From an optimization exercise on the open Yosys and OpenROAD flow, aimed at small area; shortcuts taken in it are not production practice.
Where RTL was checked, it was by simulation tests only, not by an equivalence proof against the original.
The series may have gaps, and a smaller design here may also do less where the tests do not look.
Only the layout flow was run in run 2; the RTL was not checked for function there.
Power is estimated from default activity; no workload was simulated.

## config.mk

```make
export PLATFORM = sky130hd
export DESIGN_NAME = CandyCrush_Simple
export DESIGN_NICKNAME = CandyCrush_Simple
export VERILOG_FILES = /design/flow/design.v
export SDC_FILE = /design/flow/constraint.sdc
export NUM_CORES = 4
export LEC_CHECK = 0
export CAP_MARGIN = 20
export CORE_MARGIN = 2
export CORE_UTILIZATION = 40
export SLEW_MARGIN = 20
```

## constraint.sdc

```tcl
create_clock -name core_clock -period 6.0 [get_ports {Clk}]
set_input_delay 1.2000 -clock core_clock [delete_from_list [all_inputs] [get_ports {Clk}]]
set_output_delay 1.2000 -clock core_clock [all_outputs]
set_load 0.01 [all_outputs]
```

## design.v

```verilog
`timescale 1ns / 1ps
module CandyCrush_Simple(
      Clk, Reset, BtnC, BtnL, BtnR, BtnU, BtnD,
      ColorXY,
		Enable,
      rewriteX, rewriteY, X, Y, swapX, swapY,
      randFlag, swapFlag,
      stateNum
    );
input BtnC, BtnL, BtnR, BtnU, BtnD, Clk, Reset;
input [2:0] ColorXY;                                
input Enable;                                       
output reg [2:0] rewriteX, rewriteY;                
output reg [2:0] X, Y; 
output reg [2:0] swapX, swapY;                      
output reg randFlag, swapFlag;                      
output reg [3:0] stateNum;
reg [2:0] columnSlidesCount [7:0];                  
reg [2:0] columnSlidesStart [7:0];                  
reg [2:0] colorSaved;                               
reg [2:0] firstX, firstY;                           
reg UpFlag, DownFlag, RightFlag, LeftFlag;          
reg firstSlidedFlag;                                
reg [12:0] state;                                   
reg [3:0] indexCtr, slidesCtr;                      
localparam
InitialVar = 13'b0000000000001,
SelectFirst = 13'b0000000000010,
SelectSecond = 13'b0000000000100,
SwapColor = 13'b0000000001000,
CheckAround = 13'b0000000010000,
UpCheck = 13'b0000000100000,
DownCheck = 13'b0000001000000,
RightCheck = 13'b0000010000000,
LeftCheck = 13'b0000100000000,
ColumnCheck = 13'b0001000000000,
SlideDown = 13'b0010000000000,
FillRand = 13'b0100000000000,
ResetValues = 13'b1000000000000;
always @(posedge Clk)
begin 
   case(state)
       InitialVar:    stateNum = 4'b0001;
       SelectFirst:   stateNum = 4'b0010;
       SelectSecond:  stateNum = 4'b0011;
       SwapColor:    stateNum = 4'b0100;
       CheckAround:    stateNum = 4'b0101;
       UpCheck:       stateNum = 4'b0110;
       DownCheck:     stateNum = 4'b0111;
       RightCheck:    stateNum = 4'b1000;
       LeftCheck:     stateNum = 4'b1001;
       ColumnCheck:    stateNum = 4'b1010;
       SlideDown:   stateNum = 4'b1011;
       FillRand:     stateNum = 4'b1100;
       ResetValues:     stateNum = 4'b1101;
    endcase
end
always @(posedge Clk)
begin
     if (Reset)
     begin
        state <= InitialVar;
        X <= 3'b000;
        Y <= 3'b000;
        firstX <= 3'b000;
        firstY <= 3'b000;
        UpFlag <= 1'b0;
        DownFlag <= 1'b0;
        RightFlag <= 1'b0;
        LeftFlag <= 1'b0;
        firstSlidedFlag <= 1'b0;
        rewriteX <= 3'b000;
        rewriteY <= 3'b000;
        swapX <= 3'b000;
        swapY <= 3'b000;
        randFlag <= 1'b0;
        swapFlag <= 1'b0;
        colorSaved <= 3'b000;
        indexCtr <= 4'b0000;
     end
     else if (Enable)
     begin
        case (state)
        InitialVar:
        begin
          state <= SelectFirst;
          X <= 3;
          Y <= 3;
          firstX <= 3'b000;
          firstY <= 3'b000;
          rewriteX <= 3'b000;
          rewriteY <= 3'b000;
          swapX <= 3'b000;
          swapY <= 3'b000;
          colorSaved <= 3'b000;
          columnSlidesCount[0] <= 3'b000; 
		  columnSlidesCount[1] <= 3'b000;
		  columnSlidesCount[2] <= 3'b000;
		  columnSlidesCount[3] <= 3'b000;
		  columnSlidesCount[4] <= 3'b000;
		  columnSlidesCount[5] <= 3'b000;
		  columnSlidesCount[6] <= 3'b000;
		  columnSlidesCount[7] <= 3'b000;
		  columnSlidesStart[0] <= 3'b000;
		  columnSlidesStart[1] <= 3'b000;
		  columnSlidesStart[2] <= 3'b000;
		  columnSlidesStart[3] <= 3'b000;
		  columnSlidesStart[4] <= 3'b000;
		  columnSlidesStart[5] <= 3'b000;
		  columnSlidesStart[6] <= 3'b000;
		  columnSlidesStart[7] <= 3'b000;
        end
        SelectFirst:
        begin
          if (BtnC)
          begin
             state <= SelectSecond;
             firstX <= X;
             firstY <= Y;
             colorSaved <= ColorXY;
          end
          else if (BtnU)
          begin
             if (Y > 0)
                Y <= Y - 1;
          end
          else if (BtnD)
          begin
             if (Y < 7)
                Y <= Y + 1;
          end
          else if (BtnR)
          begin
             if (X < 7)
                X <= X + 1;
          end
          else if (BtnL)
             if (X > 0)
                X <= X - 1;
          begin
          end
        end
        SelectSecond:
        begin
          if (BtnU|BtnD|BtnR|BtnL)
          begin
             state <= SwapColor;
             swapX <= firstX;
             swapY <= firstY;
             swapFlag <= 1;     
             if (BtnU)
             begin
               if (Y > 0)
                  Y <= Y - 1;
             end
             else if (BtnD)
             begin
			   if (Y < 7)
				  Y <= Y + 1;
             end
             else if (BtnR)
             begin
               if (X < 7)
                  X <= X + 1;
             end
             else if (BtnL)
               if (X > 0)
                  X <= X - 1;
             begin
             end
          end
        end
        SwapColor:
        begin
           state <= CheckAround;
           swapFlag <= 0;
           firstX <= X;
           firstY <= Y;
        end
        CheckAround:
        begin
           if (!UpFlag)
           begin
              UpFlag <= 1;
              if (Y > 0)
              begin
                 state <= UpCheck;
                 Y <= Y - 1;
              end
           end
           else if (!DownFlag)
           begin
              DownFlag <= 1;
              if (Y < 7)
              begin
                 state <= DownCheck;
                 Y <= Y + 1;
              end
           end
           else if (!RightFlag)
           begin
              RightFlag <= 1;
              if (X < 7)
              begin
                 state <= RightCheck;
                 X <= X + 1;
              end
           end
           else if (!LeftFlag)
           begin
              LeftFlag <= 1;
              if (X > 0)
                 state <= LeftCheck;
                 X <= X - 1;
           end
           else
           begin 
              state <= ColumnCheck;
              if (firstSlidedFlag)
              begin
                 columnSlidesCount[firstX] <= columnSlidesCount[firstX] + 1;
                 if (columnSlidesStart[firstX] < firstY)
                     columnSlidesStart[firstX] <= firstY;
              end
           end
        end
        UpCheck:
        begin
            if (ColorXY == colorSaved)
            begin
               firstSlidedFlag <= 1;
               columnSlidesCount[firstX] <= columnSlidesCount[firstX] + 1;
               if (columnSlidesStart[firstX] < Y)
                   columnSlidesStart[firstX] <= Y;
               if (Y > 0)
                  Y <= Y - 1;
               else
               begin
                  state <= CheckAround;
                  Y <= firstY;
               end
            end
            else
            begin
               state <= CheckAround;
               Y <= firstY;
            end
        end
        DownCheck:
        begin
            if (ColorXY == colorSaved)
            begin
               firstSlidedFlag <= 1;
               columnSlidesCount[firstX] <= columnSlidesCount[firstX] + 1;
               columnSlidesStart[firstX] <= Y;
               if (Y < 7)
                  Y <= Y + 1;
               else
               begin
                  state <= CheckAround;
                  Y <= firstY;
               end
            end
            else
            begin
               state <= CheckAround;
               Y <= firstY;
            end
        end
        RightCheck:
        begin
            if (ColorXY == colorSaved)
            begin
                firstSlidedFlag <= 1;
                columnSlidesCount[X] <= columnSlidesCount[X] + 1;
                columnSlidesStart[X] <= firstY;
                if (X < 7)
                   X <= X + 1;
                else
                begin
                  state <= CheckAround;
                  X <= firstX;
                end
            end
            else
            begin
               state <= CheckAround;
               X <= firstX;
            end
        end
        LeftCheck:
        begin
            if (ColorXY == colorSaved)
            begin
               firstSlidedFlag <= 1;
               columnSlidesCount[X] <= columnSlidesCount[X] + 1;
               columnSlidesStart[X] <= firstY;
               if (X > 0)
                  X <= X - 1;
               else
               begin
                  state <= CheckAround;
                  X <= firstX;
               end
            end
            else
            begin
              state <= CheckAround;
              X <= firstX;
            end
        end
        ColumnCheck:
        begin
           if (indexCtr == 8)
              state <= ResetValues;
           else
           begin
              if (columnSlidesCount[indexCtr] != 0)
              begin
                 state <= SlideDown;
                 swapY <= columnSlidesStart[indexCtr];
                 swapX <= indexCtr;
                 if (columnSlidesStart[indexCtr] > columnSlidesCount[indexCtr])					  
                     Y <= columnSlidesStart[indexCtr] - columnSlidesCount[indexCtr];
					  else
					      Y <= 0;
                 X <= indexCtr;
					  swapFlag <= 1;
              end
              else 
                 indexCtr <= indexCtr + 1;
           end
        end
        SlideDown:
        begin
			  if (swapY > 0)
               swapY <= swapY - 1;
			  if (Y > 0)
               Y <= Y - 1;
           if (Y == 0)
           begin
              state <= FillRand;
              rewriteX <= indexCtr;
              rewriteY <= 0;
              slidesCtr <= columnSlidesCount[indexCtr] - 1;
				  swapFlag <= 0;
				  randFlag <= 1;
           end
        end
        FillRand:
        begin
           if (slidesCtr != 0)
           begin
              randFlag <= 1;
              rewriteY <= rewriteY + 1;
              slidesCtr <= slidesCtr - 1;
           end
           else
           begin
              state <= ColumnCheck;
              randFlag <= 0;
              indexCtr <= indexCtr + 1;
           end
        end
        ResetValues:
        begin
           state <= SelectFirst;
           X <= firstX;
           Y <= firstY;
           colorSaved <= 3'b000;
           rewriteX <= 3'b000;
           rewriteY <= 3'b000;
           swapX <= 3'b000;
           swapY <= 3'b000;
		   columnSlidesCount[0] <= 3'b000; 
		   columnSlidesCount[1] <= 3'b000;
		   columnSlidesCount[2] <= 3'b000;
		   columnSlidesCount[3] <= 3'b000;
		   columnSlidesCount[4] <= 3'b000;
		   columnSlidesCount[5] <= 3'b000;
		   columnSlidesCount[6] <= 3'b000;
		   columnSlidesCount[7] <= 3'b000;
		   columnSlidesStart[0] <= 3'b000;
		   columnSlidesStart[1] <= 3'b000;
		   columnSlidesStart[2] <= 3'b000;
		   columnSlidesStart[3] <= 3'b000;
		   columnSlidesStart[4] <= 3'b000;
		   columnSlidesStart[5] <= 3'b000;
		   columnSlidesStart[6] <= 3'b000;
		   columnSlidesStart[7] <= 3'b000;
		   UpFlag <= 0;
		   DownFlag <= 0;
		   RightFlag <= 0;
		   LeftFlag <= 0;
		   firstSlidedFlag <= 0;
		   indexCtr <= 0;
		   slidesCtr <= 0;
        end
       endcase
     end
end
endmodule
```

## run.sh

```bash
#!/bin/bash
# synth_recipe.tcl (not shown) runs the flow's synth.tcl, then flattens the netlist and writes it again
# the make line also repeats each setting of config.mk as NAME=value (left out here)
make -C /OpenROAD-flow-scripts/flow DESIGN_CONFIG=/design/flow/config.mk WORK_HOME=/design/flow/orfs CLKGATE_MAP_FILE= SYNTH_SCRIPT=/design/flow/synth_recipe.tcl finish
```

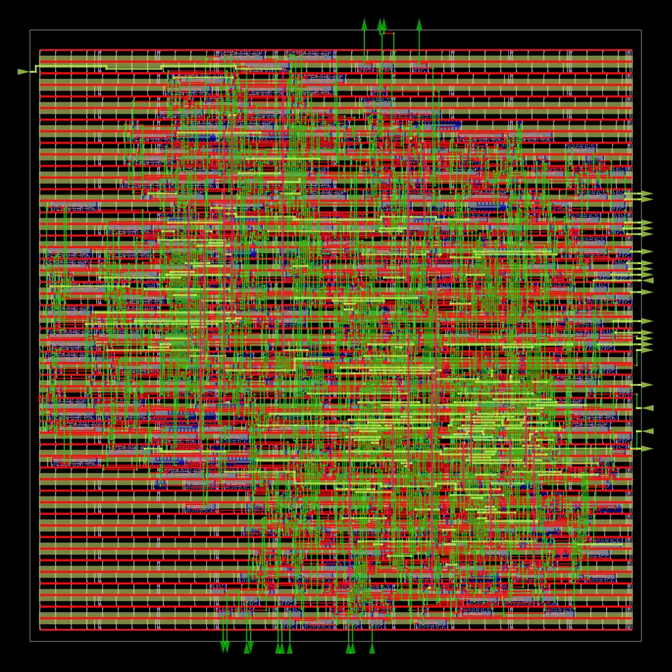
run_1/routing.png
DRT met1 WL: 10.0 mm
top sig layer: met4
GRT Resource Usage Total: 23.9%
DRT Wirelength: 23.6 mm
met3 wire length: 1.75 mm

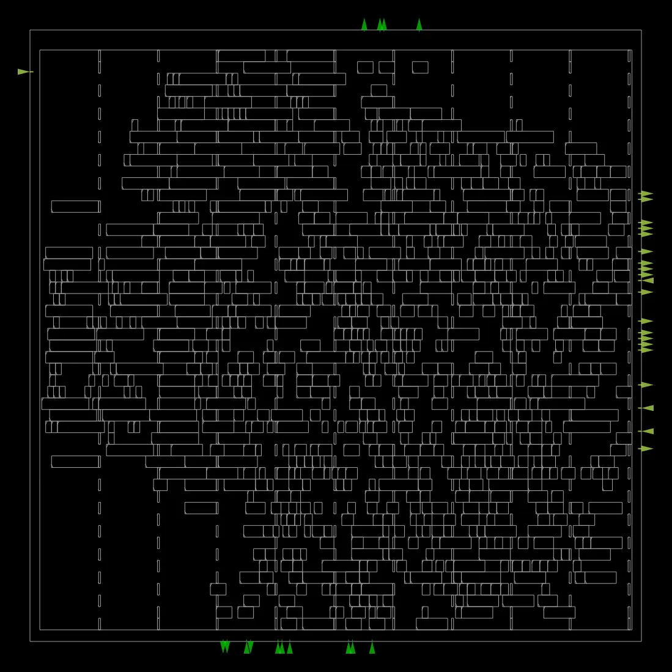
run_1/placement.png
sequential cell area share: 32.5%
Well Taps: 260

==> results.yml, run 1 <==
status:
  status: "no timing/DRC/antenna violations"
finish:
  syn_to_final_growth_pct: 14.1
  mostFrequentLayoutCells: "109 x nor2_1, 61 x nand2_1, 60 x dfxtp_1, 56 x edfxtp_1, 44 x nand3_1"
  final_common_cell: "nor2_1"
  stdcell_count: 1115
global_route:
  grt_pass1_wl_mm: 37.3
  busiest_layer: "met2"
  grt_max_degree: 50
  groute.layer.met2.usage_pct: 38.3
  met1_usage_pct: 32.2
  grt_pass1_vias: 6466
floorplan:
  dieWidth_um: 143
  start_util_pct: 41.2
  die_h_um: 143
sta:
  whs_ns: 0.457
  hold_violations: 0
  fin_ws_ns: 1.61
  fin_skew_ns: 0.0108
  slew_headroom_pct: 20.7
  fin_setup_tns_ns: 0
  fmax_mhz: 228
setup_path:
  slowest_stage: "dfxtp_1"
  path_class: "register to register"
  rrSetupSlack_ns: 1.61
  worstRegToRegCells: 9
  cp-endpoint: "columnSlidesStart[4][0]$_SDFFCE_PN0P_"
  crit_chain: "mux4_2, mux2_2, ha_1, o21ai_0, a31oi_1, or4b_1, a211oi_2, mux2i_1, nor2_1"
clocking:
  postCtsHoldBufs: 0
hold_path:
  hold_class: "register to register"
place:
  port_buffers: 34
  dp_hpwl_mm: 17.0
pwr:
  leakage_nw: 2.97
  pwr-share-clk_pct: 38.9
  p_int_mw: 1.83
  combPwrFrac_pct: 23.9
  powerClk_mw: 1.06
  switchingPower_mw: 0.884
logic_synthesis:
  synth_cells: 835
  synth.avg_cell_area_um2: 9.31
drt:
  routed-wl-met2_mm: 11.2
  wl_per_cell_um: 21.1
  drt_iter0_markers: 635
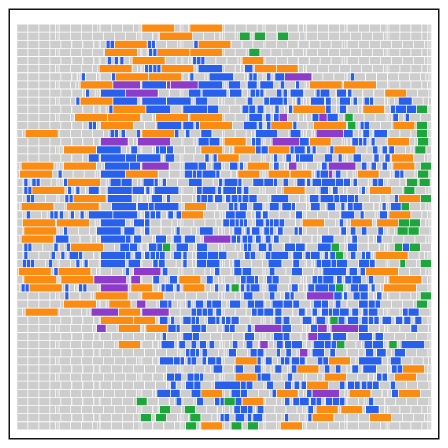
run_1/placement_by_type.png
Fill, decap, tap and diode cells in gray.
Orange marks sequential cells, cells 116. Green marks remaining buffers and delay cells, cells 46. Blue marks combinational and other logic, cells 661. Purple marks clock drivers and dummy loads, cells 32.

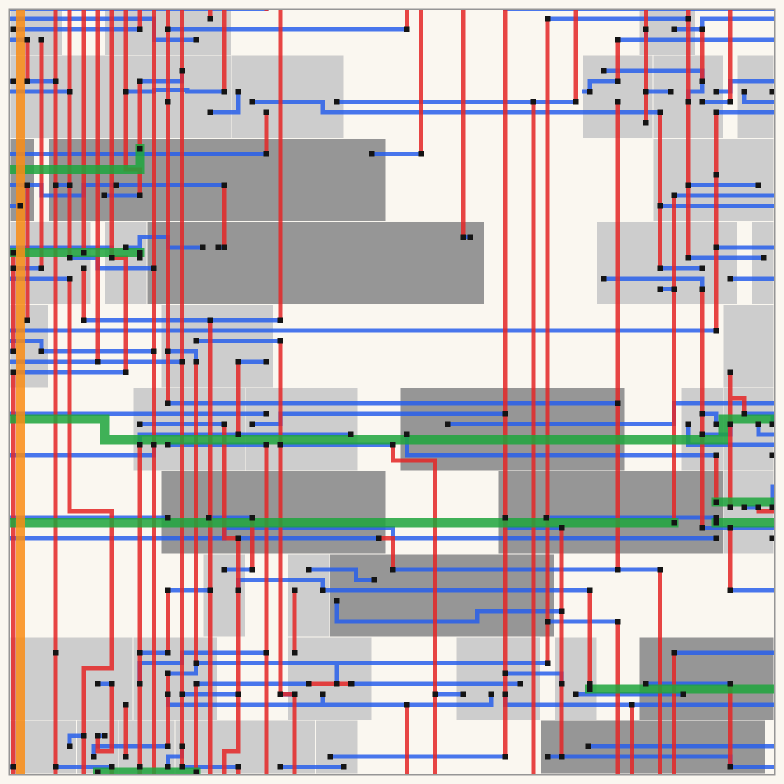
run_1/detail.png
Window x 59 to 84, y 88 to 113 µm. Cells in gray, sequential cells in the stronger gray; small squares are vias.
Green marks metal 3. Orange marks metal 4. Red marks metal 2. Blue marks metal 1.
Netlist names of flops here include `firstY` (3), `columnSlidesStart` (2). 39 logic cells have their middle in the window. Sequential cells in the window: 8. Most frequent: dfxtp_1 (6), mux2i_1 (5).

[run 1: final cells by class]
cell class | instances | area (µm²)
clock inverter | 15 | 179
tap | 260 | 325
sequential | 116 | 2880
fill | 1838 | 10000
multi-input combinational | 639 | 4550
clock buffer | 17 | 425
timing repair buffer | 46 | 425
inverter | 22 | 82.6
[run 1: flip-flops by register name, indices dropped and copies added (netlist names), 4 cells and up, named ones only]
| signal | cells |
|---|---|
| state | 13 |
| indexCtr | 4 |
| stateNum | 4 |
| columnSlidesCount | 24 |
| columnSlidesStart | 24 |
| slidesCtr | 4 |
[run 1: worst max-delay path, delay by kind of cell (launching register included)]
family,cells,cell delay (ns)
muxes,3,1.69
DFF,1,0.81
AOI/OAI and AO/OA,3,0.70
and+or+nand+nor,2,0.61
adders and majority gates,1,0.27
[run 1: cell usage after synthesis, types with 4 or more instances]
| master | number | area [µm²] |
|---|---|---|
| o21ai_1 | 15 | 75.1 |
| inv_1 | 22 | 82.6 |
| nor3_2 | 5 | 50.1 |
| nand3_1 | 44 | 220 |
| mux2i_1 | 24 | 240 |
| clkbuf_1 | 37 | 139 |
| nand2b_1 | 14 | 87.6 |
| a31oi_1 | 7 | 43.8 |
| or4_1 | 9 | 67.6 |
| nor4b_1 | 8 | 70.1 |
| nor4_2 | 6 | 75.1 |
| nor4_1 | 14 | 87.6 |
| buf_2 | 12 | 60.1 |
| nor2b_1 | 11 | 68.8 |
| nand4_1 | 20 | 125 |
| nor3_1 | 21 | 105 |
| dfxtp_1 | 60 | 1200 |
| a22oi_1 | 6 | 45.0 |
| o31ai_1 | 5 | 37.5 |
| nor2_1 | 109 | 409 |
| ha_1 | 20 | 250 |
| xnor2_1 | 11 | 96.3 |
| a311oi_1 | 6 | 52.6 |
| mux4_2 | 29 | 653 |
| mux2_2 | 7 | 78.8 |
| a211oi_1 | 13 | 97.6 |
| o22ai_1 | 5 | 31.3 |
| edfxtp_1 | 56 | 1680 |
| a2111oi_0 | 4 | 35.0 |
| o21ai_0 | 36 | 180 |
| a21oi_1 | 43 | 215 |
| xor2_1 | 5 | 43.8 |
| nand2_1 | 61 | 229 |
[run 1: logic make-up after synthesis]
kind of cell	after synthesis	synth area share [%]
AO/OA/AOI/OAI	181	15.3
flip-flops	116	37.1
buffers and inverters	80	4.49
AND/OR/NAND/NOR	361	25.4
adder cells (fa/ha/maj)	21	3.48
multiplexers	60	12.5
XOR/XNOR	16	1.80
run_1/layer_met2.png
Bar = 50 µm.
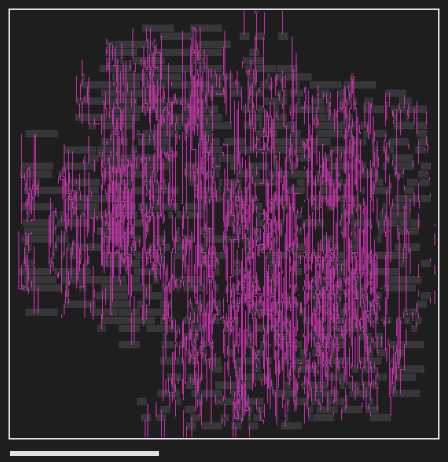

--- run 2 (changed files replaced; the others as in run 1) ---
==> design.v <==
`timescale 1ns / 1ps
module CandyCrush_Simple(
      Clk, Reset, BtnC, BtnL, BtnR, BtnU, BtnD,
      ColorXY,
      Enable,
      rewriteX, rewriteY, X, Y, swapX, swapY,
      randFlag, swapFlag,
      stateNum
    );
input BtnC, BtnL, BtnR, BtnU, BtnD, Clk, Reset;
input [2:0] ColorXY;
input Enable;
output reg [2:0] rewriteX, rewriteY;
output reg [2:0] X, Y;
output reg [2:0] swapX, swapY;
output randFlag, swapFlag;
output reg [3:0] stateNum;
reg [4:0] state;
reg [2:0] firstX, firstY;
reg [2:0] upY, downY, leftX, rightX;
reg found;
reg [2:0] colIdx;           
localparam [4:0]
InitialVar  = 5'd0,
SelectFirst = 5'd1,
SelectSecond= 5'd2,
SwapColor   = 5'd3,
CheckUp     = 5'd4,         
CheckDown   = 5'd5,         
CheckRight  = 5'd6,         
CheckLeft   = 5'd7,         
CheckDone   = 5'd8,         
UpCheck     = 5'd9,
DownCheck   = 5'd10,
RightCheck  = 5'd11,
LeftCheck   = 5'd12,
ColumnCheck = 5'd13,
ColumnEnd   = 5'd14,        
SlideDown   = 5'd15,
FillRand    = 5'd16,
ResetValues = 5'd17;
assign randFlag = (state == FillRand);
assign swapFlag = (state == SwapColor) | (state == SlideDown);
always @(posedge Clk)
begin
   case (state)
      InitialVar:   stateNum <= 4'd1;
      SelectFirst:  stateNum <= 4'd2;
      SelectSecond: stateNum <= 4'd3;
      SwapColor:    stateNum <= 4'd4;
      CheckUp, CheckDown, CheckRight, CheckLeft, CheckDone:
                    stateNum <= 4'd5;
      UpCheck:      stateNum <= 4'd6;
      DownCheck:    stateNum <= 4'd7;
      RightCheck:   stateNum <= 4'd8;
      LeftCheck:    stateNum <= 4'd9;
      ColumnCheck, ColumnEnd:
                    stateNum <= 4'd10;
      SlideDown:    stateNum <= 4'd11;
      FillRand:     stateNum <= 4'd12;
      default:      stateNum <= 4'd13;
   endcase
end
wire match = (ColorXY == colIdx);
wire isFirst = (colIdx == firstX);
wire inRange = (colIdx >= leftX) && (colIdx <= rightX);
wire active = inRange && (!isFirst || (found && !(upY == 3'd0 && downY == 3'd7)));
wire [2:0] topY = isFirst ? upY : firstY;
wire [2:0] topDec = (topY == 3'd0) ? 3'd0 : topY - 3'd1;
always @(posedge Clk)
begin
   if (Reset)
   begin
      state <= InitialVar;
      X <= 3'd0;
      Y <= 3'd0;
      rewriteX <= 3'd0;
      rewriteY <= 3'd0;
      swapX <= 3'd0;
      swapY <= 3'd0;
   end
   else if (Enable)
   begin
      case (state)
      InitialVar:
      begin
         state <= SelectFirst;
         X <= 3'd3;
         Y <= 3'd3;
      end
      SelectFirst:
      begin
         if (BtnC)
         begin
            state <= SelectSecond;
            colIdx <= ColorXY;
         end
         else if (BtnU)
         begin
            if (Y != 3'd0) Y <= Y - 3'd1;
         end
         else if (BtnD)
         begin
            if (Y != 3'd7) Y <= Y + 3'd1;
         end
         else if (BtnR)
         begin
            if (X != 3'd7) X <= X + 3'd1;
         end
         else if (BtnL)
         begin
            if (X != 3'd0) X <= X - 3'd1;
         end
      end
      SelectSecond:
      begin
         if (BtnU|BtnD|BtnR|BtnL)
         begin
            state <= SwapColor;
            swapX <= X;
            swapY <= Y;
            if (BtnU)
            begin
               if (Y != 3'd0) Y <= Y - 3'd1;
            end
            else if (BtnD)
            begin
               if (Y != 3'd7) Y <= Y + 3'd1;
            end
            else if (BtnR)
            begin
               if (X != 3'd7) X <= X + 3'd1;
            end
            else
            begin
               if (X != 3'd0) X <= X - 3'd1;
            end
         end
      end
      SwapColor:
      begin
         state <= CheckUp;
         firstX <= X;
         firstY <= Y;
         upY <= Y;
         downY <= Y;
         leftX <= X;
         rightX <= X;
         found <= 1'b0;
      end
      CheckUp:
      begin
         if (Y != 3'd0)
         begin
            state <= UpCheck;
            Y <= Y - 3'd1;
         end
         else
            state <= CheckDown;
      end
      CheckDown:
      begin
         if (Y != 3'd7)
         begin
            state <= DownCheck;
            Y <= Y + 3'd1;
         end
         else
            state <= CheckRight;
      end
      CheckRight:
      begin
         if (X != 3'd7)
         begin
            state <= RightCheck;
            X <= X + 3'd1;
         end
         else
            state <= CheckLeft;
      end
      CheckLeft:
      begin
         X <= X - 3'd1;
         if (X != 3'd0)
            state <= LeftCheck;
         else
            state <= CheckDone;
      end
      CheckDone:
      begin
         state <= ColumnCheck;
         colIdx <= 3'd0;
      end
      UpCheck:
      begin
         if (match)
         begin
            found <= 1'b1;
            upY <= Y;
         end
         if (match && Y != 3'd0)
            Y <= Y - 3'd1;
         else
         begin
            state <= CheckDown;
            Y <= firstY;
         end
      end
      DownCheck:
      begin
         if (match)
         begin
            found <= 1'b1;
            downY <= Y;
         end
         if (match && Y != 3'd7)
            Y <= Y + 3'd1;
         else
         begin
            state <= CheckRight;
            Y <= firstY;
         end
      end
      RightCheck:
      begin
         if (match)
         begin
            found <= 1'b1;
            rightX <= X;
         end
         if (match && X != 3'd7)
            X <= X + 3'd1;
         else
         begin
            state <= CheckLeft;
            X <= firstX;
         end
      end
      LeftCheck:
      begin
         if (match)
         begin
            found <= 1'b1;
            leftX <= X;
         end
         if (match && X != 3'd0)
            X <= X - 3'd1;
         else
         begin
            state <= CheckDone;
            X <= firstX;
         end
      end
      ColumnCheck:
      begin
         if (active)
         begin
            state <= SlideDown;
            swapX <= colIdx;
            X <= colIdx;
            swapY <= isFirst ? downY : firstY;
            Y <= topDec;
         end
         else
         begin
            colIdx <= colIdx + 3'd1;
            if (colIdx == 3'd7)
               state <= ColumnEnd;
         end
      end
      ColumnEnd:
         state <= ResetValues;
      SlideDown:
      begin
         if (swapY != 3'd0) swapY <= swapY - 3'd1;
         if (Y != 3'd0)
            Y <= Y - 3'd1;
         else
         begin
            state <= FillRand;
            rewriteX <= colIdx;
            rewriteY <= 3'd0;
         end
      end
      FillRand:
      begin
         if (isFirst && upY != downY)
         begin
            rewriteY <= rewriteY + 3'd1;
            upY <= upY + 3'd1;
         end
         else
         begin
            colIdx <= colIdx + 3'd1;
            if (colIdx == 3'd7)
               state <= ColumnEnd;
            else
               state <= ColumnCheck;
         end
      end
      default:  
      begin
         state <= SelectFirst;
         X <= firstX;
         Y <= firstY;
         rewriteX <= 3'd0;
         rewriteY <= 3'd0;
         swapX <= 3'd0;
         swapY <= 3'd0;
      end
      endcase
   end
end
endmodule
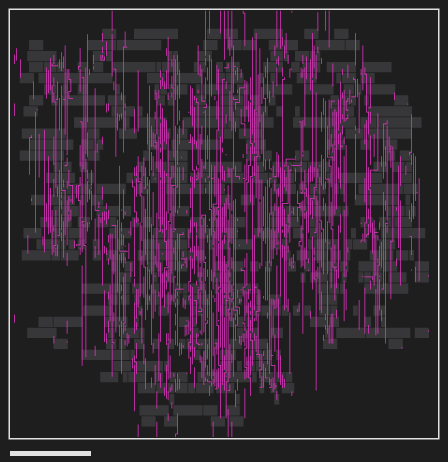
run_2/layer_met2.png
Bar = 20 µm.
The longest straight run is 37.7 µm. 432 nets have wire on it. The layer holds 46% of the routed length. The wires run mostly vertical. The layer carries 5930 µm of wire.

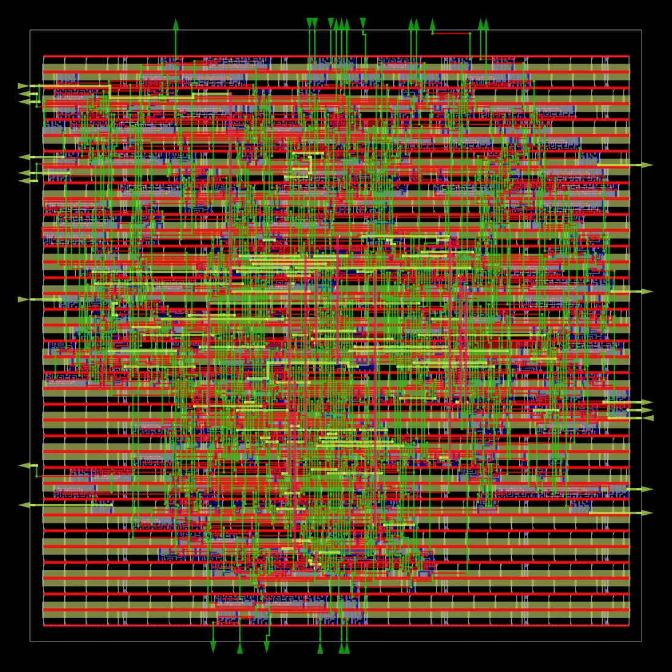
run_2/routing.png
DR WL/cell: 20.9 µm
GRT Resource Usage Total: 23.8%
met2 WL: 5.93 mm
Vias: 3861
DRT Wirelength: 13.0 mm

==> results.yml, run 2 <==
hold_path:
  hold_class: "register to register"
sta:
  fin_skew_ns: 0.00452
  rsz0062_at_grt: "false"
  fin_ws_ns: 2.06
  fmax_mhz: 254
  hold_violations: 0
  whs_ns: 0.463
finish:
  mostFrequentLayoutCells: "34 x clkdlybuf4s50_1, 33 x inv_1, 33 x nand2_1, 32 x nor2_1"
  stdcell_count: 621
  syn_to_final_growth_pct: 12.2
  reg_top3: "state x5, stateNum x4"
  final_common_cell: "clkdlybuf4s50_1"
  largest_register_ffs: 5
  largest_register: "state"
pwr:
  leakage_nw: 1.72
global_route:
  grt_max_degree: 35
  grt_pass1_wl_mm: 20.6
  busiest_layer: "met2"
  grt_pass1_vias: 3684
  met1_usage_pct: 34.2
place:
  dp_hpwl_mm: 9.43
  port_buffers: 34
floorplan:
  start_util_pct: 41.5
  dieWidth_um: 105
  die_h_um: 105
logic_synthesis:
  synth_common_cells: "33 x inv_1, 33 x nand2_1, 32 x nor2_1"
  synthTopCellsByArea: "edfxtp_1 16%, dfxtp_1 13%, ha_1 9.2%, a21oi_1 3.7%, inv_1 3.0%"
  post-synth-top-area-cell: "edfxtp_1"
  synth_cells: 469
setup_path:
  path_class: "register to output pin"
clocking:
  postCtsHoldBufs: 0
drt:
  drt_iter0_markers: 361
status:
  status: "no timing/DRC/antenna violations"
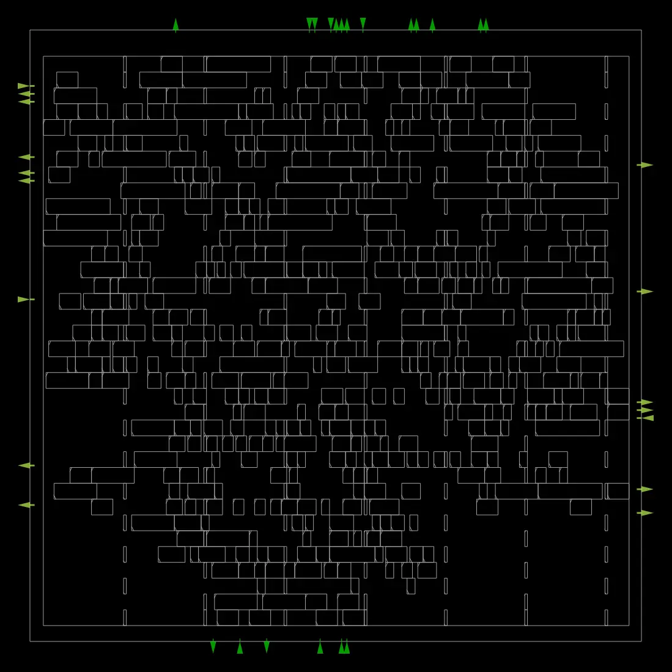
run_2/placement.png
fin util: 46.6%
sequential cell area share: 26.1%
Seq Cell Count: 49

[run 2: per-layer routing]
metal / up-vias / routed length (µm)
met5: - / 0
met4: 0 / 305
met3: 26 / 730
li1: 1801 / -
met1: 1868 / 6010
met2: 166 / 5930
[run 2: stage by stage]
step / power (mW) / instance area [µm²]
after floorplan: 0.860 / 4090
after global placement: 1.05 / 4480
after detailed placement: 1.05 / 4480
after CTS: 1.30 / 4590
after global routing: 1.38 / 4590
final: 1.30 / 4590
[run 2: layout make-up]
| type | instances | area [µm²] | area share [%] |
|---|---|---|---|
| tap | 133 | 166 | 3.62 |
| timing repair buffer | 39 | 378 | 8.22 |
| inverter | 34 | 128 | 2.78 |
| clock inverter | 2 | 38.8 | 0.844 |
| sequential | 49 | 1200 | 26.1 |
| multi-input combinational | 358 | 2610 | 56.8 |
| clock buffer | 6 | 72.6 | 1.58 |
[run 2: path summary, 6_finish.rpt]
kind | from | to | cells after the start | slack (ns)
min | rewriteX[2]$_SDFFE_PP0P_ | rewriteX[2]$_SDFFE_PP0P_ | 2 | 0.46
min reg2reg | rewriteX[2]$_SDFFE_PP0P_ | rewriteX[2]$_SDFFE_PP0P_ | 2 | 0.46
max reg2reg | state[1]$_SDFFE_PP0P_ | swapY[1]$_SDFFE_PP0P_ | 6 | 2.76
max | state[0]$_SDFFE_PP0P_ | randFlag | 5 | 2.06
[run 2: power breakdown]
group	switching (mW)	total [mW]	internal (mW)	leakage (nW)
logic	0.348	0.598	0.250	1.24
clock network	0.123	0.249	0.126	0.0554
registers	0.0605	0.456	0.395	0.423
total	0.531	1.30	0.771	1.72
[run 2: logic make-up after synthesis]
kind of cell | Yosys count | synth area share (%)
multiplexers | 14 | 3.51
flip-flops | 49 | 29.3
AO/OA/AOI/OAI | 138 | 24.8
AND/OR/NAND/NOR | 161 | 22.5
buffers and inverters | 62 | 6.91
adder cells (fa/ha/maj) | 30 | 9.17
XOR/XNOR | 15 | 3.76
[run 2: worst max-delay path, stage by stage (launching register included)]
cell,delay [ns]
dfxtp_1,0.36
inv_1,0.11
ha_1,0.56
nand3_1,0.45
inv_1,0.35
clkdlybuf4s50_1,0.59
run_2/detail.png
Window x 40 to 65, y 61 to 86 µm. Cells in gray, sequential cells in the stronger gray; small squares are vias.
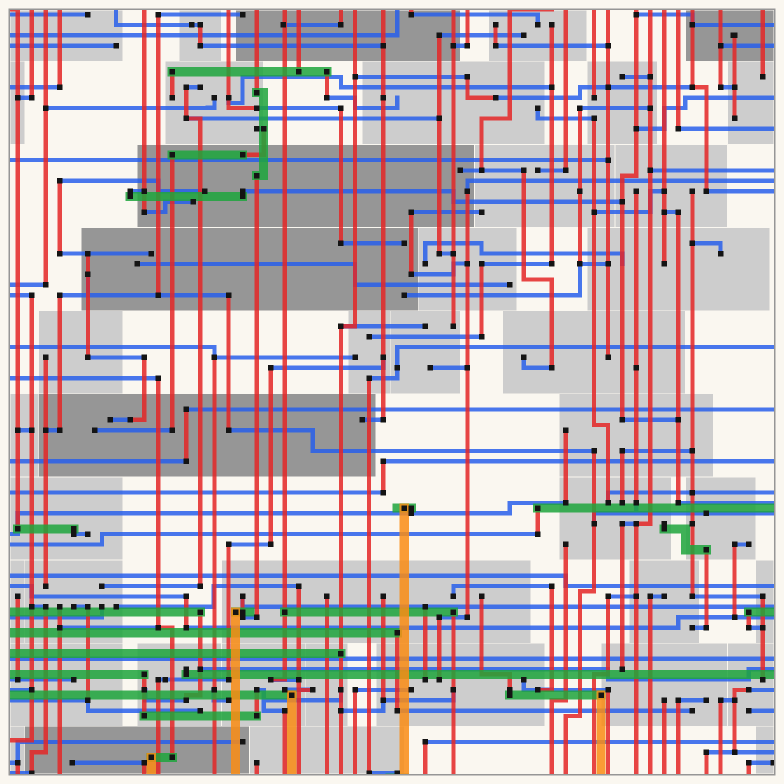

==> run 3: a larger rewrite; changed files in full <==
==> design.v <==
`timescale 1ns / 1ps
module CandyCrush_Simple(
      Clk, Reset, BtnC, BtnL, BtnR, BtnU, BtnD,
      ColorXY,
      Enable,
      rewriteX, rewriteY, X, Y, swapX, swapY,
      randFlag, swapFlag,
      stateNum
    );
input BtnC, BtnL, BtnR, BtnU, BtnD, Clk, Reset;
input [2:0] ColorXY;
input Enable;
output reg [2:0] rewriteX, rewriteY;
output reg [2:0] X, Y;
output reg [2:0] swapX, swapY;
output randFlag, swapFlag;
output reg [3:0] stateNum;
reg [4:0] state;
reg [2:0] firstX, firstY;
reg [2:0] upY, downY, leftX, rightX;
reg found;
reg [2:0] colIdx;           
localparam [4:0]
InitialVar  = 5'h01,
SelectFirst = 5'h02,
SelectSecond= 5'h03,
SwapColor   = 5'h04,
CheckUp     = 5'h05,        
CheckDown   = 5'h15,        
CheckRight  = 5'h0E,        
CheckLeft   = 5'h1E,        
CheckDone   = 5'h0F,        
UpCheck     = 5'h06,
DownCheck   = 5'h07,
RightCheck  = 5'h08,
LeftCheck   = 5'h09,
ColumnCheck = 5'h0A,
ColumnEnd   = 5'h1A,        
SlideDown   = 5'h0B,
FillRand    = 5'h0C,
ResetValues = 5'h0D;
assign randFlag = (state == FillRand);
assign swapFlag = (state == SwapColor) | (state == SlideDown);
always @(posedge Clk)
   stateNum <= (state[3:1] == 3'b111) ? 4'd5 : state[3:0];
reg axisX, stepUp;
wire [2:0] coord = axisX ? X : Y;
wire [2:0] towards = stepUp ? coord : ~coord;    
wire atLimit = &towards;
wire [2:0] moved = {coord[2] ^ (towards[1] & towards[0]), coord[1] ^ towards[0], ~coord[0]};
always @*
begin
   case (state)
      SelectFirst, SelectSecond:
      begin
         axisX = !(BtnU | BtnD);
         stepUp = !BtnU & (BtnD | BtnR);
      end
      CheckUp, UpCheck:       begin axisX = 1'b0; stepUp = 1'b0; end
      CheckDown, DownCheck:   begin axisX = 1'b0; stepUp = 1'b1; end
      CheckRight, RightCheck: begin axisX = 1'b1; stepUp = 1'b1; end
      CheckLeft, LeftCheck:   begin axisX = 1'b1; stepUp = 1'b0; end
      default:                begin axisX = 1'b0; stepUp = 1'b0; end
   endcase
end
function ge3;
   input [2:0] a, b;
   ge3 = (a[2] & ~b[2]) | (~(a[2] ^ b[2]) & ((a[1] & ~b[1]) | (~(a[1] ^ b[1]) & (a[0] | ~b[0]))));
endfunction
wire match = (ColorXY == colIdx);
wire isFirst = (colIdx == firstX);
wire inRange = ge3(colIdx, leftX) && ge3(rightX, colIdx);
wire active = inRange && (!isFirst || (found && !(upY == 3'd0 && downY == 3'd7)));
wire [2:0] topY = isFirst ? upY : firstY;
wire [2:0] topDec = (topY == 3'd0) ? 3'd0 : topY - 3'd1;
wire anyBtn = BtnU | BtnD | BtnR | BtnL;
always @(posedge Clk)
begin
   if (Reset)
   begin
      state <= InitialVar;
      X <= 3'd0;
      Y <= 3'd0;
      rewriteX <= 3'd0;
      rewriteY <= 3'd0;
      swapX <= 3'd0;
      swapY <= 3'd0;
   end
   else if (Enable)
   begin
      case (state)
      InitialVar:
      begin
         state <= SelectFirst;
         X <= 3'd3;
         Y <= 3'd3;
      end
      SelectFirst:
      begin
         if (BtnC)
         begin
            state <= SelectSecond;
            colIdx <= ColorXY;
         end
         else if (anyBtn && !atLimit)
         begin
            if (axisX) X <= moved; else Y <= moved;
         end
      end
      SelectSecond:
      begin
         if (anyBtn)
         begin
            state <= SwapColor;
            swapX <= X;
            swapY <= Y;
            if (!atLimit)
            begin
               if (axisX) X <= moved; else Y <= moved;
            end
         end
      end
      SwapColor:
      begin
         state <= CheckUp;
         firstX <= X;
         firstY <= Y;
         upY <= Y;
         downY <= Y;
         leftX <= X;
         rightX <= X;
         found <= 1'b0;
      end
      CheckUp:
      begin
         if (!atLimit)
         begin
            state <= UpCheck;
            Y <= moved;
         end
         else
            state <= CheckDown;
      end
      CheckDown:
      begin
         if (!atLimit)
         begin
            state <= DownCheck;
            Y <= moved;
         end
         else
            state <= CheckRight;
      end
      CheckRight:
      begin
         if (!atLimit)
         begin
            state <= RightCheck;
            X <= moved;
         end
         else
            state <= CheckLeft;
      end
      CheckLeft:
      begin
         X <= moved;
         if (!atLimit)
            state <= LeftCheck;
         else
            state <= CheckDone;
      end
      CheckDone:
      begin
         state <= ColumnCheck;
         colIdx <= 3'd0;
      end
      UpCheck:
      begin
         if (match)
         begin
            found <= 1'b1;
            upY <= Y;
         end
         if (match && !atLimit)
            Y <= moved;
         else
         begin
            state <= CheckDown;
            Y <= firstY;
         end
      end
      DownCheck:
      begin
         if (match)
         begin
            found <= 1'b1;
            downY <= Y;
         end
         if (match && !atLimit)
            Y <= moved;
         else
         begin
            state <= CheckRight;
            Y <= firstY;
         end
      end
      RightCheck:
      begin
         if (match)
         begin
            found <= 1'b1;
            rightX <= X;
         end
         if (match && !atLimit)
            X <= moved;
         else
         begin
            state <= CheckLeft;
            X <= firstX;
         end
      end
      LeftCheck:
      begin
         if (match)
         begin
            found <= 1'b1;
            leftX <= X;
         end
         if (match && !atLimit)
            X <= moved;
         else
         begin
            state <= CheckDone;
            X <= firstX;
         end
      end
      ColumnCheck:
      begin
         if (active)
         begin
            state <= SlideDown;
            swapX <= colIdx;
            X <= colIdx;
            swapY <= isFirst ? downY : firstY;
            Y <= topDec;
         end
         else
         begin
            colIdx <= colIdx + 3'd1;
            if (colIdx == 3'd7)
               state <= ColumnEnd;
         end
      end
      ColumnEnd:
         state <= ResetValues;
      SlideDown:
      begin
         if (swapY != 3'd0) swapY <= swapY - 3'd1;
         if (!atLimit)
            Y <= moved;
         else
         begin
            state <= FillRand;
            rewriteX <= colIdx;
            rewriteY <= 3'd0;
         end
      end
      FillRand:
      begin
         if (isFirst && upY != downY)
         begin
            rewriteY <= rewriteY + 3'd1;
            upY <= upY + 3'd1;
         end
         else
         begin
            colIdx <= colIdx + 3'd1;
            if (colIdx == 3'd7)
               state <= ColumnEnd;
            else
               state <= ColumnCheck;
         end
      end
      ResetValues:
      begin
         state <= SelectFirst;
         X <= firstX;
         Y <= firstY;
         rewriteX <= 3'd0;
         rewriteY <= 3'd0;
         swapX <= 3'd0;
         swapY <= 3'd0;
      end
      default:
         state <= InitialVar;
      endcase
   end
end
endmodule
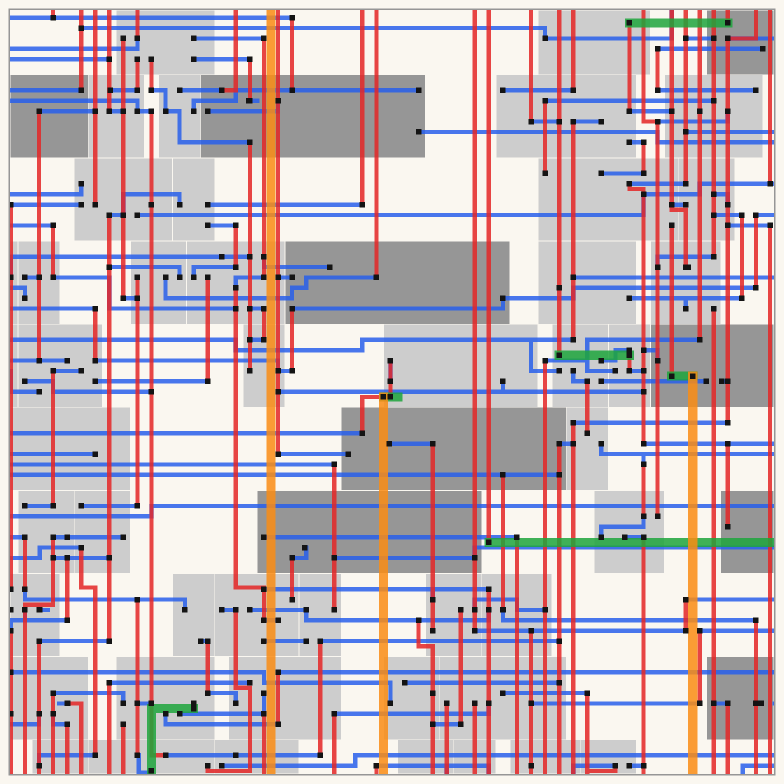
run_3/detail.png
Window x 37 to 62, y 56 to 81 µm. Cells in gray, sequential cells in the stronger gray; small squares are vias.
Blue marks metal 1. Green marks metal 3. Red marks metal 2. Orange marks metal 4.
Most frequent: nor2_1 (5), a21oi_1 (5), dfxtp_1 (4). Sequential cells in the window: 4. 40 logic cells have their middle in the window. Netlist names of flops here include `X` (2), `Y` (2).

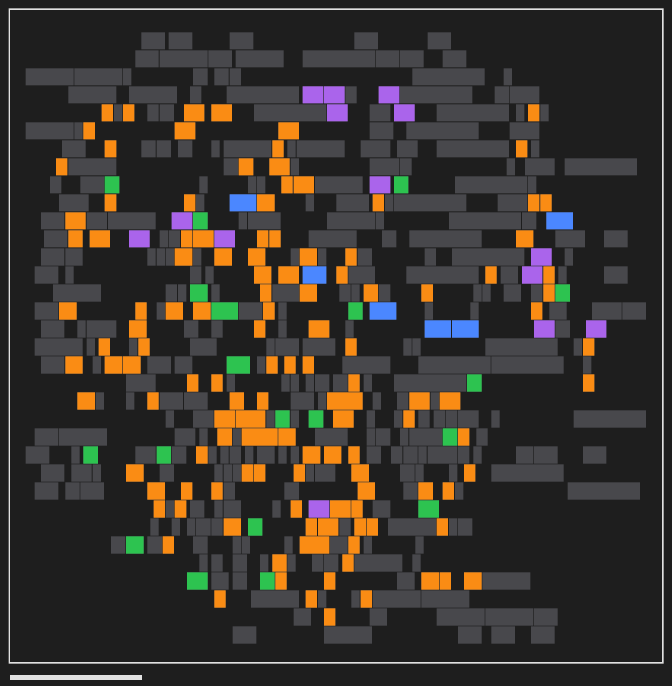
run_3/logic_types.png
Bar = 20 µm.
Green marks and/or cells, cells 19, most used or2_2. Blue marks mux cells, cells 6, most used mux2_2. Orange marks aoi and oai cells, cells 124, most used a21oi_1. Purple marks xor and xnor cells, cells 14, most used xnor2_1.

==> results.yml, run 3 <==
finish:
  fill_cells: 901
  final_common_cell: "nor2_1"
  mostFrequentLayoutCells: "48 x nor2_1, 42 x nand2_1, 39 x a21oi_1, 34 x clkdlybuf4s50_1, 27 x dfxtp_1"
  reg_top3: "state x5, stateNum x4"
  seq_area_mm2: 0.00120
  stdcell_count: 570
  largest_register_ffs: 5
  largest_register: "state"
  syn_to_final_growth_pct: 13.1
  multi_input_comb_area_mm2: 0.00216
pwr:
  pwr-share-clk_pct: 25.6
  switchingPower_mw: 0.272
  combPwrFrac_pct: 25.9
  leakage_nw: 1.39
  swShare_pct: 33.7
  p_seq_share_pct: 48.5
  p_int_mw: 0.534
setup_path:
  critPathBufInv: 1
  critPathLaunch: "BtnD"
  crit_chain: "clkdlybuf4s50_1, or2_2, o311a_1, or4_1, and4_4, or2_1, xnor2_1, a311oi_1, o21ai_1"
  r2r_start: "state[1]$_SDFFE_PP0P_"
  slowest_stage: "o311a_1"
  crit_cells: 9
  worstRegToRegCells: 8
  cp-endpoint: "state[0]$_SDFFE_PP1P_"
  crit_path_max_fanout: 12
  cpLargestDelayFamily: "simple AND/OR/NAND/NOR gates"
  rrSetupSlack_ns: 2.52
  path_class: "input port to register"
  reg2reg_to: "X[1]$_SDFFE_PP0P_"
hold_path:
  holdPathStages: 2
place:
  dp_hpwl_mm: 7.59
  port_buffers: 34
logic_synthesis:
  yosysMostFrequentCell: "nor2_1"
  synth_cells: 447
  synth_xor_xnor_area_share_pct: 3.43
  synth_top_family_by_area: "compound AO/OA/AOI/OAI gates"
  synthSimpleGateAreaFrac_pct: 24.7
  synth.avg_cell_area_um2: 7.99
  post-synth-top-area-cell: "edfxtp_1"
  synth_top_area_share_pct: 18.5
  synthMuxAreaShare_pct: 1.86
  synth_common_cells: "48 x nor2_1, 42 x nand2_1, 39 x a21oi_1"
  synth-compound-area-share_pct: 26.7
  synth-adder-area-share_pct: 3.85
sta:
  fin_skew_ns: 0.0112
  slew_headroom_pct: 35.2
  hold_violations: 0
  rsz0062_at_grt: "false"
floorplan:
  die_h_um: 98.5
  dieWidth_um: 98.5
drt:
  drt_iter0_markers: 352
  routed_wirelength_mm: 10.4
  wl_per_cell_um: 18.3
global_route:
  track_usage_pct: 21.8
  grt_pass1_vias: 3243
clocking:
  postCtsHoldBufs: 0
  numCtsBuffers: 5
status:
  status: "no timing/DRC/antenna violations"
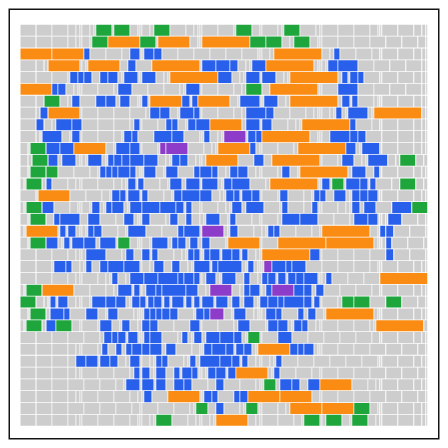
run_3/placement_by_type.png
Fill, decap, tap and diode cells in gray.
Green marks remaining buffers and delay cells, cells 42. Blue marks combinational and other logic, cells 363. Orange marks sequential cells, cells 49. Purple marks clock drivers and dummy loads, cells 8.

-- run 3: changes by cell type in the layout (fill, tap and decap cells not counted), sizes merged, moves of 6 or more --
cell   change
a21oi     +11
xor2       -7
mux2i     -10
ha        -19
inv       -18
nand2      +9
xnor2      +6
nor2      +16
o21ai      +7
-- run 3: power groups by stage --
| stage | Combinational [mW] | Clock (mW) | Sequential (mW) |
|---|---|---|---|
| after detailed placement | 0.205 | 0 | 0.398 |
| final | 0.209 | 0.206 | 0.391 |
| after global routing | 0.228 | 0.222 | 0.395 |
| after global placement | 0.205 | 0 | 0.398 |
| after CTS | 0.206 | 0.208 | 0.390 |
| after floorplan | 0.161 | 0 | 0.384 |
-- run 3: cell type report --
cell class / instances / share of cell area [%]
clock buffers: 6 / 1.80
clock inverters: 2 / 0.341
inverters: 15 / 1.39
multi-input cells: 348 / 53.5
flip-flops and latches: 49 / 29.7
well taps: 108 / 3.34
repair buffers: 42 / 9.91
-- run 3: through the flow --
| step | hold slack [ns] | power [mW] | setup WS, ns | util [%] | area (µm²) |
|---|---|---|---|---|---|
| 2_1_floorplan | 0.476 | 0.546 | 2.49 | - | 3570 |
| 3_3_place_gp | 0.446 | 0.603 | 1.89 | 45.6 | 3950 |
| 3_5_place_dp | 0.449 | 0.603 | 1.85 | 45.6 | 3950 |
| 4_1_cts | 0.464 | 0.805 | 2.18 | 46.6 | 4040 |
| 5_1_grt | 0.469 | 0.845 | 2.05 | 46.6 | 4040 |
| 6_report | 0.463 | 0.806 | 2.17 | 46.6 | 4040 |
-- run 3: per-layer routing --
metal	part of all wire, %	wire (µm)	up-vias	global-route usage [%]
li1	-	-	1673	-
met3	6.6	686	20	3.05
met4	2.1	218	0	6.95
met5	0	0	-	0
met2	46	4800	151	34.8
met1	45	4720	1647	30.6
-- run 3: how the worst min path moves through the flow --
| stage | to | slack, ns |
|---|---|---|
| floorplan | rewriteX[0]$_SDFFE_PP0P_ | 0.48 |
| global placement | rewriteX[0]$_SDFFE_PP0P_ | 0.45 |
| detailed placement | rewriteX[0]$_SDFFE_PP0P_ | 0.45 |
| CTS | rewriteX[0]$_SDFFE_PP0P_ | 0.46 |
| global route | rewriteX[0]$_SDFFE_PP0P_ | 0.47 |
| finish | rewriteX[0]$_SDFFE_PP0P_ | 0.46 |
-- run 3: tightest hold or removal path: stages, from the launching register on --
cell	delay (ns)
dfxtp_1	0.32
nand2_1	0.05
a21oi_1	0.05
run_3/routing.png
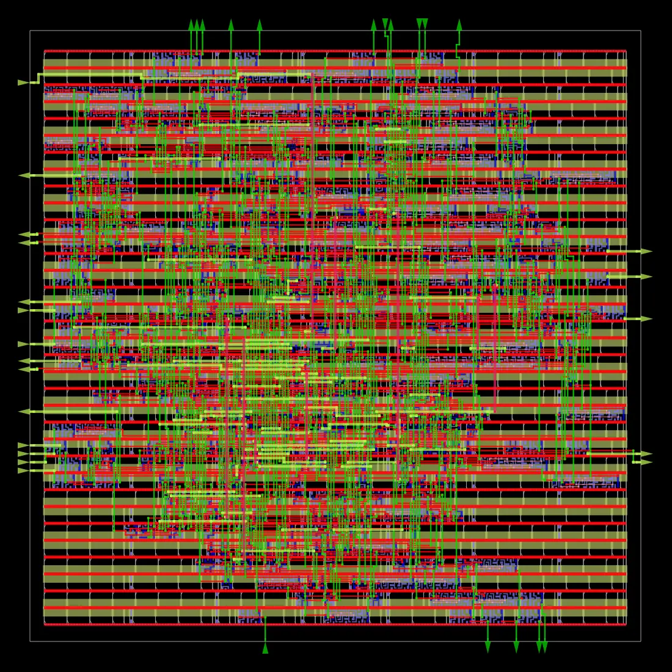

==> inputs of run 4 (changes only) <==
--- a/config.mk
+++ b/config.mk
@@ -7,2 +7,3 @@
 export LEC_CHECK = 0
+export ABC_AREA = 1
 export CAP_MARGIN = 20
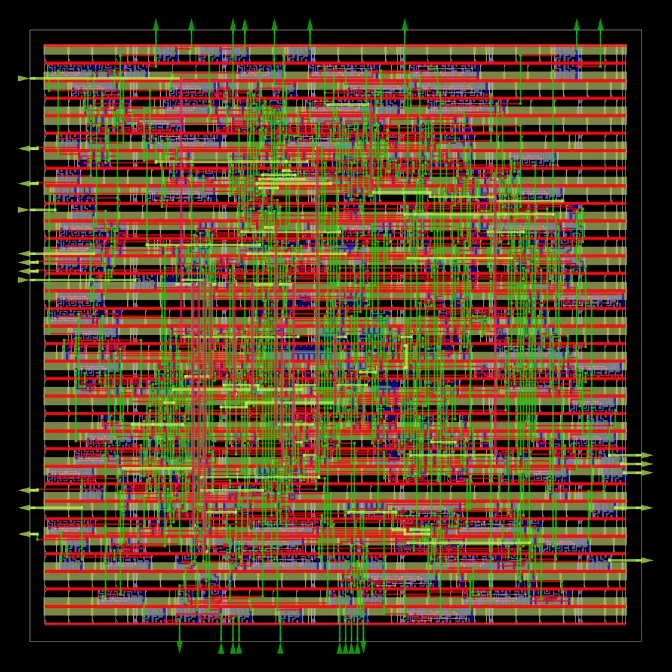
run_4/routing.png
met3 wire length: 473 µm
DRT met1 WL: 4.70 mm
Vias: 3252
GRT Resource Usage Total: 24.5%
DR WL/cell: 16.9 µm

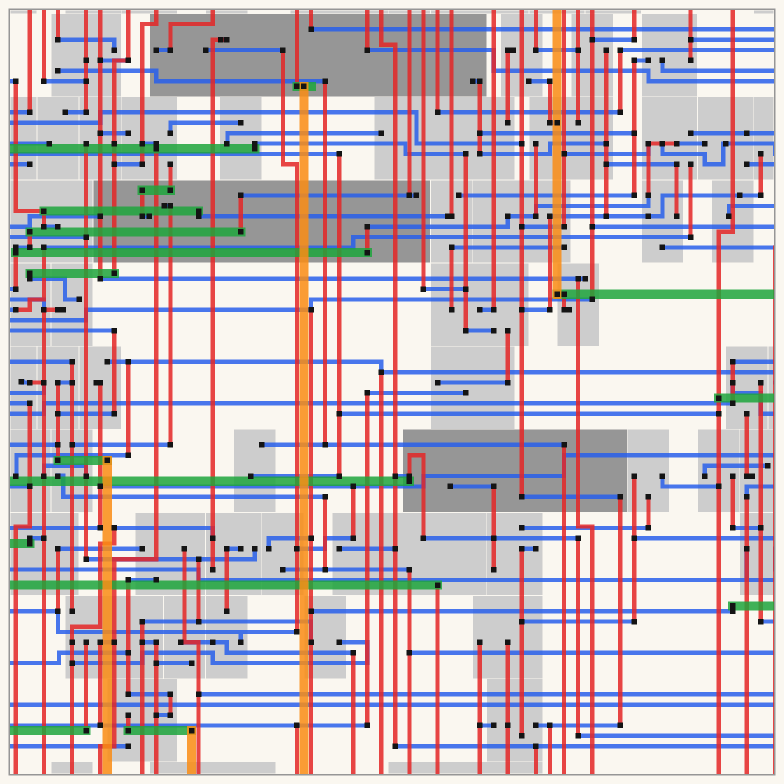
run_4/detail.png
Window x 35 to 60, y 54 to 79 µm. Cells in gray, sequential cells in the stronger gray; small squares are vias.
Red marks metal 2. Orange marks metal 4. Green marks metal 3. Blue marks metal 1.
Most frequent: nand2_1 (11), inv_1 (10), o21ai_0 (5). Sequential cells in the window: 3. 46 logic cells have their middle in the window.

==> results.yml, run 4 <==
drt:
  drt_iter0_markers: 173
  routed_wirelength_mm: 10.4
logic_synthesis:
  synthSimpleGateAreaFrac_pct: 33.6
  synth_xor_xnor_area_share_pct: 3.18
  synth-adder-area-share_pct: 4.16
  synth_top_area_share_pct: 20.0
  synth_cells: 471
  yosysMostFrequentCell: "nand2_1"
  synthTopCellsByArea: "edfxtp_1 20%, dfxtp_1 16%, nand2_1 13%, inv_1 7.5%, nor2_1 6.6%"
sta:
  fin_skew_ns: 0.00917
  slew_headroom_pct: 55.3
  fmax_mhz: 277
  hold_violations: 0
  rsz0062_at_grt: "false"
finish:
  reg_top3: "state x5, stateNum x4"
  syn_to_final_growth_pct: 17.8
  seq_area_mm2: 0.00120
  largest_register: "state"
  multi_input_comb_area_mm2: 0.00183
  fin_area_mm2: 0.00389
hold_path:
  holdPathStages: 0
  holdCritStartpoint: "state[2]$_SDFFE_PP0P_"
clocking:
  numCtsBuffers: 5
place:
  post_dp_cell_area_mm2: 0.00378
  port_buffers: 34
  dp_hpwl_mm: 8.18
status:
  status: "no timing/DRC/antenna violations"
setup_path:
  reg2reg_to: "Y[0]$_SDFFE_PP0P_"
  path_class: "register to output pin"
floorplan:
  dieWidth_um: 94.9
pwr:
  fin_total_pwr_mw: 0.908
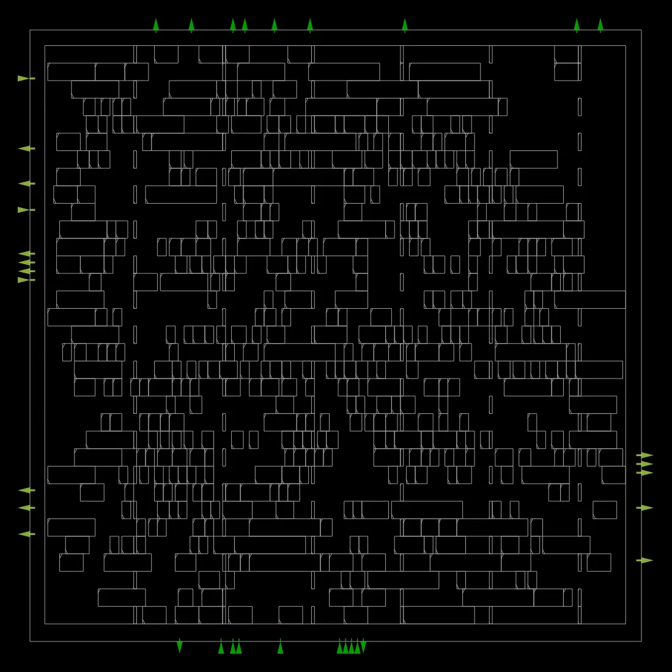
run_4/placement.png
fin util: 48.1%
Core Box Area: 0.00809 mm²
Fill cells: 871
Rows: 33

run 4: worst max path at each step:
stage	startpoint	end	depth (start not counted)
after floorplan	BtnD	state[1]$_SDFFE_PP0P_	14
after global placement	BtnD	rewriteX[0]$_SDFFE_PP0P_	15
after detailed placement	ColorXY[0]	leftX[1]$_DFFE_PP_	6
after CTS	state[2]$_SDFFE_PP0P_	swapFlag	7
after global routing	state[1]$_SDFFE_PP0P_	swapFlag	7
final	state[2]$_SDFFE_PP0P_	swapFlag	7
run 4: layer usage:
layer  vias up  global-route usage (%)  routed length [µm]
met5         -                       0                   0
met4         0                    10.5                 389
met3        33                    3.99                 473
met2       103                    40.6                4830
met1      1492                    31.5                4700
li1       1624                       -                   -
run 4: power by group:
| group | total, mW | internal (mW) | leakage [nW] | switching [mW] |
|---|---|---|---|---|
| clock | 0.255 | 0.136 | 0.0585 | 0.119 |
| sequential | 0.395 | 0.369 | 0.420 | 0.0265 |
| combinational | 0.257 | 0.0950 | 1.24 | 0.162 |
| total | 0.908 | 0.600 | 1.72 | 0.307 |
run 4: through the flow:
step | cells | setup slack [ns] | util [%] | hold slack (ns)
2_1_floorplan | 471 | 3.43 | - | 0.461
3_3_place_gp | 608 | 2.76 | 46.7 | 0.428
3_5_place_dp | 608 | 2.74 | 46.7 | 0.436
4_1_cts | 616 | 2.44 | 48.1 | 0.450
5_1_grt | 616 | 2.29 | 48.1 | 0.467
6_report | 616 | 2.39 | 48.1 | 0.450
run 4: logic make-up after synthesis:
| logic type | count (synthesis) |
|---|---|
| AOI/OAI and AO/OA | 82 |
| DFF | 49 |
| buffers and inverters | 73 |
| xor gates and xnor gates | 12 |
| and+or+nand+nor | 244 |
| adders and majority gates | 11 |
run 4: area by class of cell:
class,count,share of cell area [%]
Timing Repair Buffer,36,9.13
Clock inverter,1,0.771
Multi-Input combinational cell,349,47.0
Inverter,69,6.65
Tap cell,105,3.38
Sequential cell,49,30.9
Clock buffer,7,2.22
run 4: critical path, stage by stage (launching register included):
cell,delay (ns)
dfxtp_1,0.45
inv_1,0.08
nor2_1,0.22
nand2_1,0.15
nor2_1,0.32
inv_1,0.22
nand2_1,0.12
clkdlybuf4s50_1,0.54

-- what the ideal ports hide --
Ports are ideal in the flow. The routed layouts listed here were re-timed in OpenROAD. Step 1 sets driving cells, clkbuf_16 on the clock port and buf_2 on the other inputs (assumed; they add their load-dependent delay and slew). Step 2 times the ports against the registers' clock, not the clock port: input delays grow and output delays shrink by t, the midpoint of the rising clock arrivals with the driver on. Slacks: no drivers / after step 1 / after step 2; pairs: no drivers / after step 1.
run	t, ns	setup WS [ns]	worst hold slack (ns)	pins driven straight from the clock port
run 1	0.474	1.610 / 1.610 / 1.458	0.457 / 0.457 / 0.457	1
run 2	0.339	2.062 / 2.029 / 2.367	0.463 / 0.463 / 0.463	1
run 3	0.337	2.167 / 2.178 / 1.842	0.463 / 0.463 / 0.463	1
run 4	0.337	2.390 / 2.358 / 2.694	0.450 / 0.450 / 0.450	1
After both steps every run listed still meets setup and hold. For run 3, which loses most, drivers alone change the setup slack by +0.011 ns; drivers and shift together by -0.325 ns.
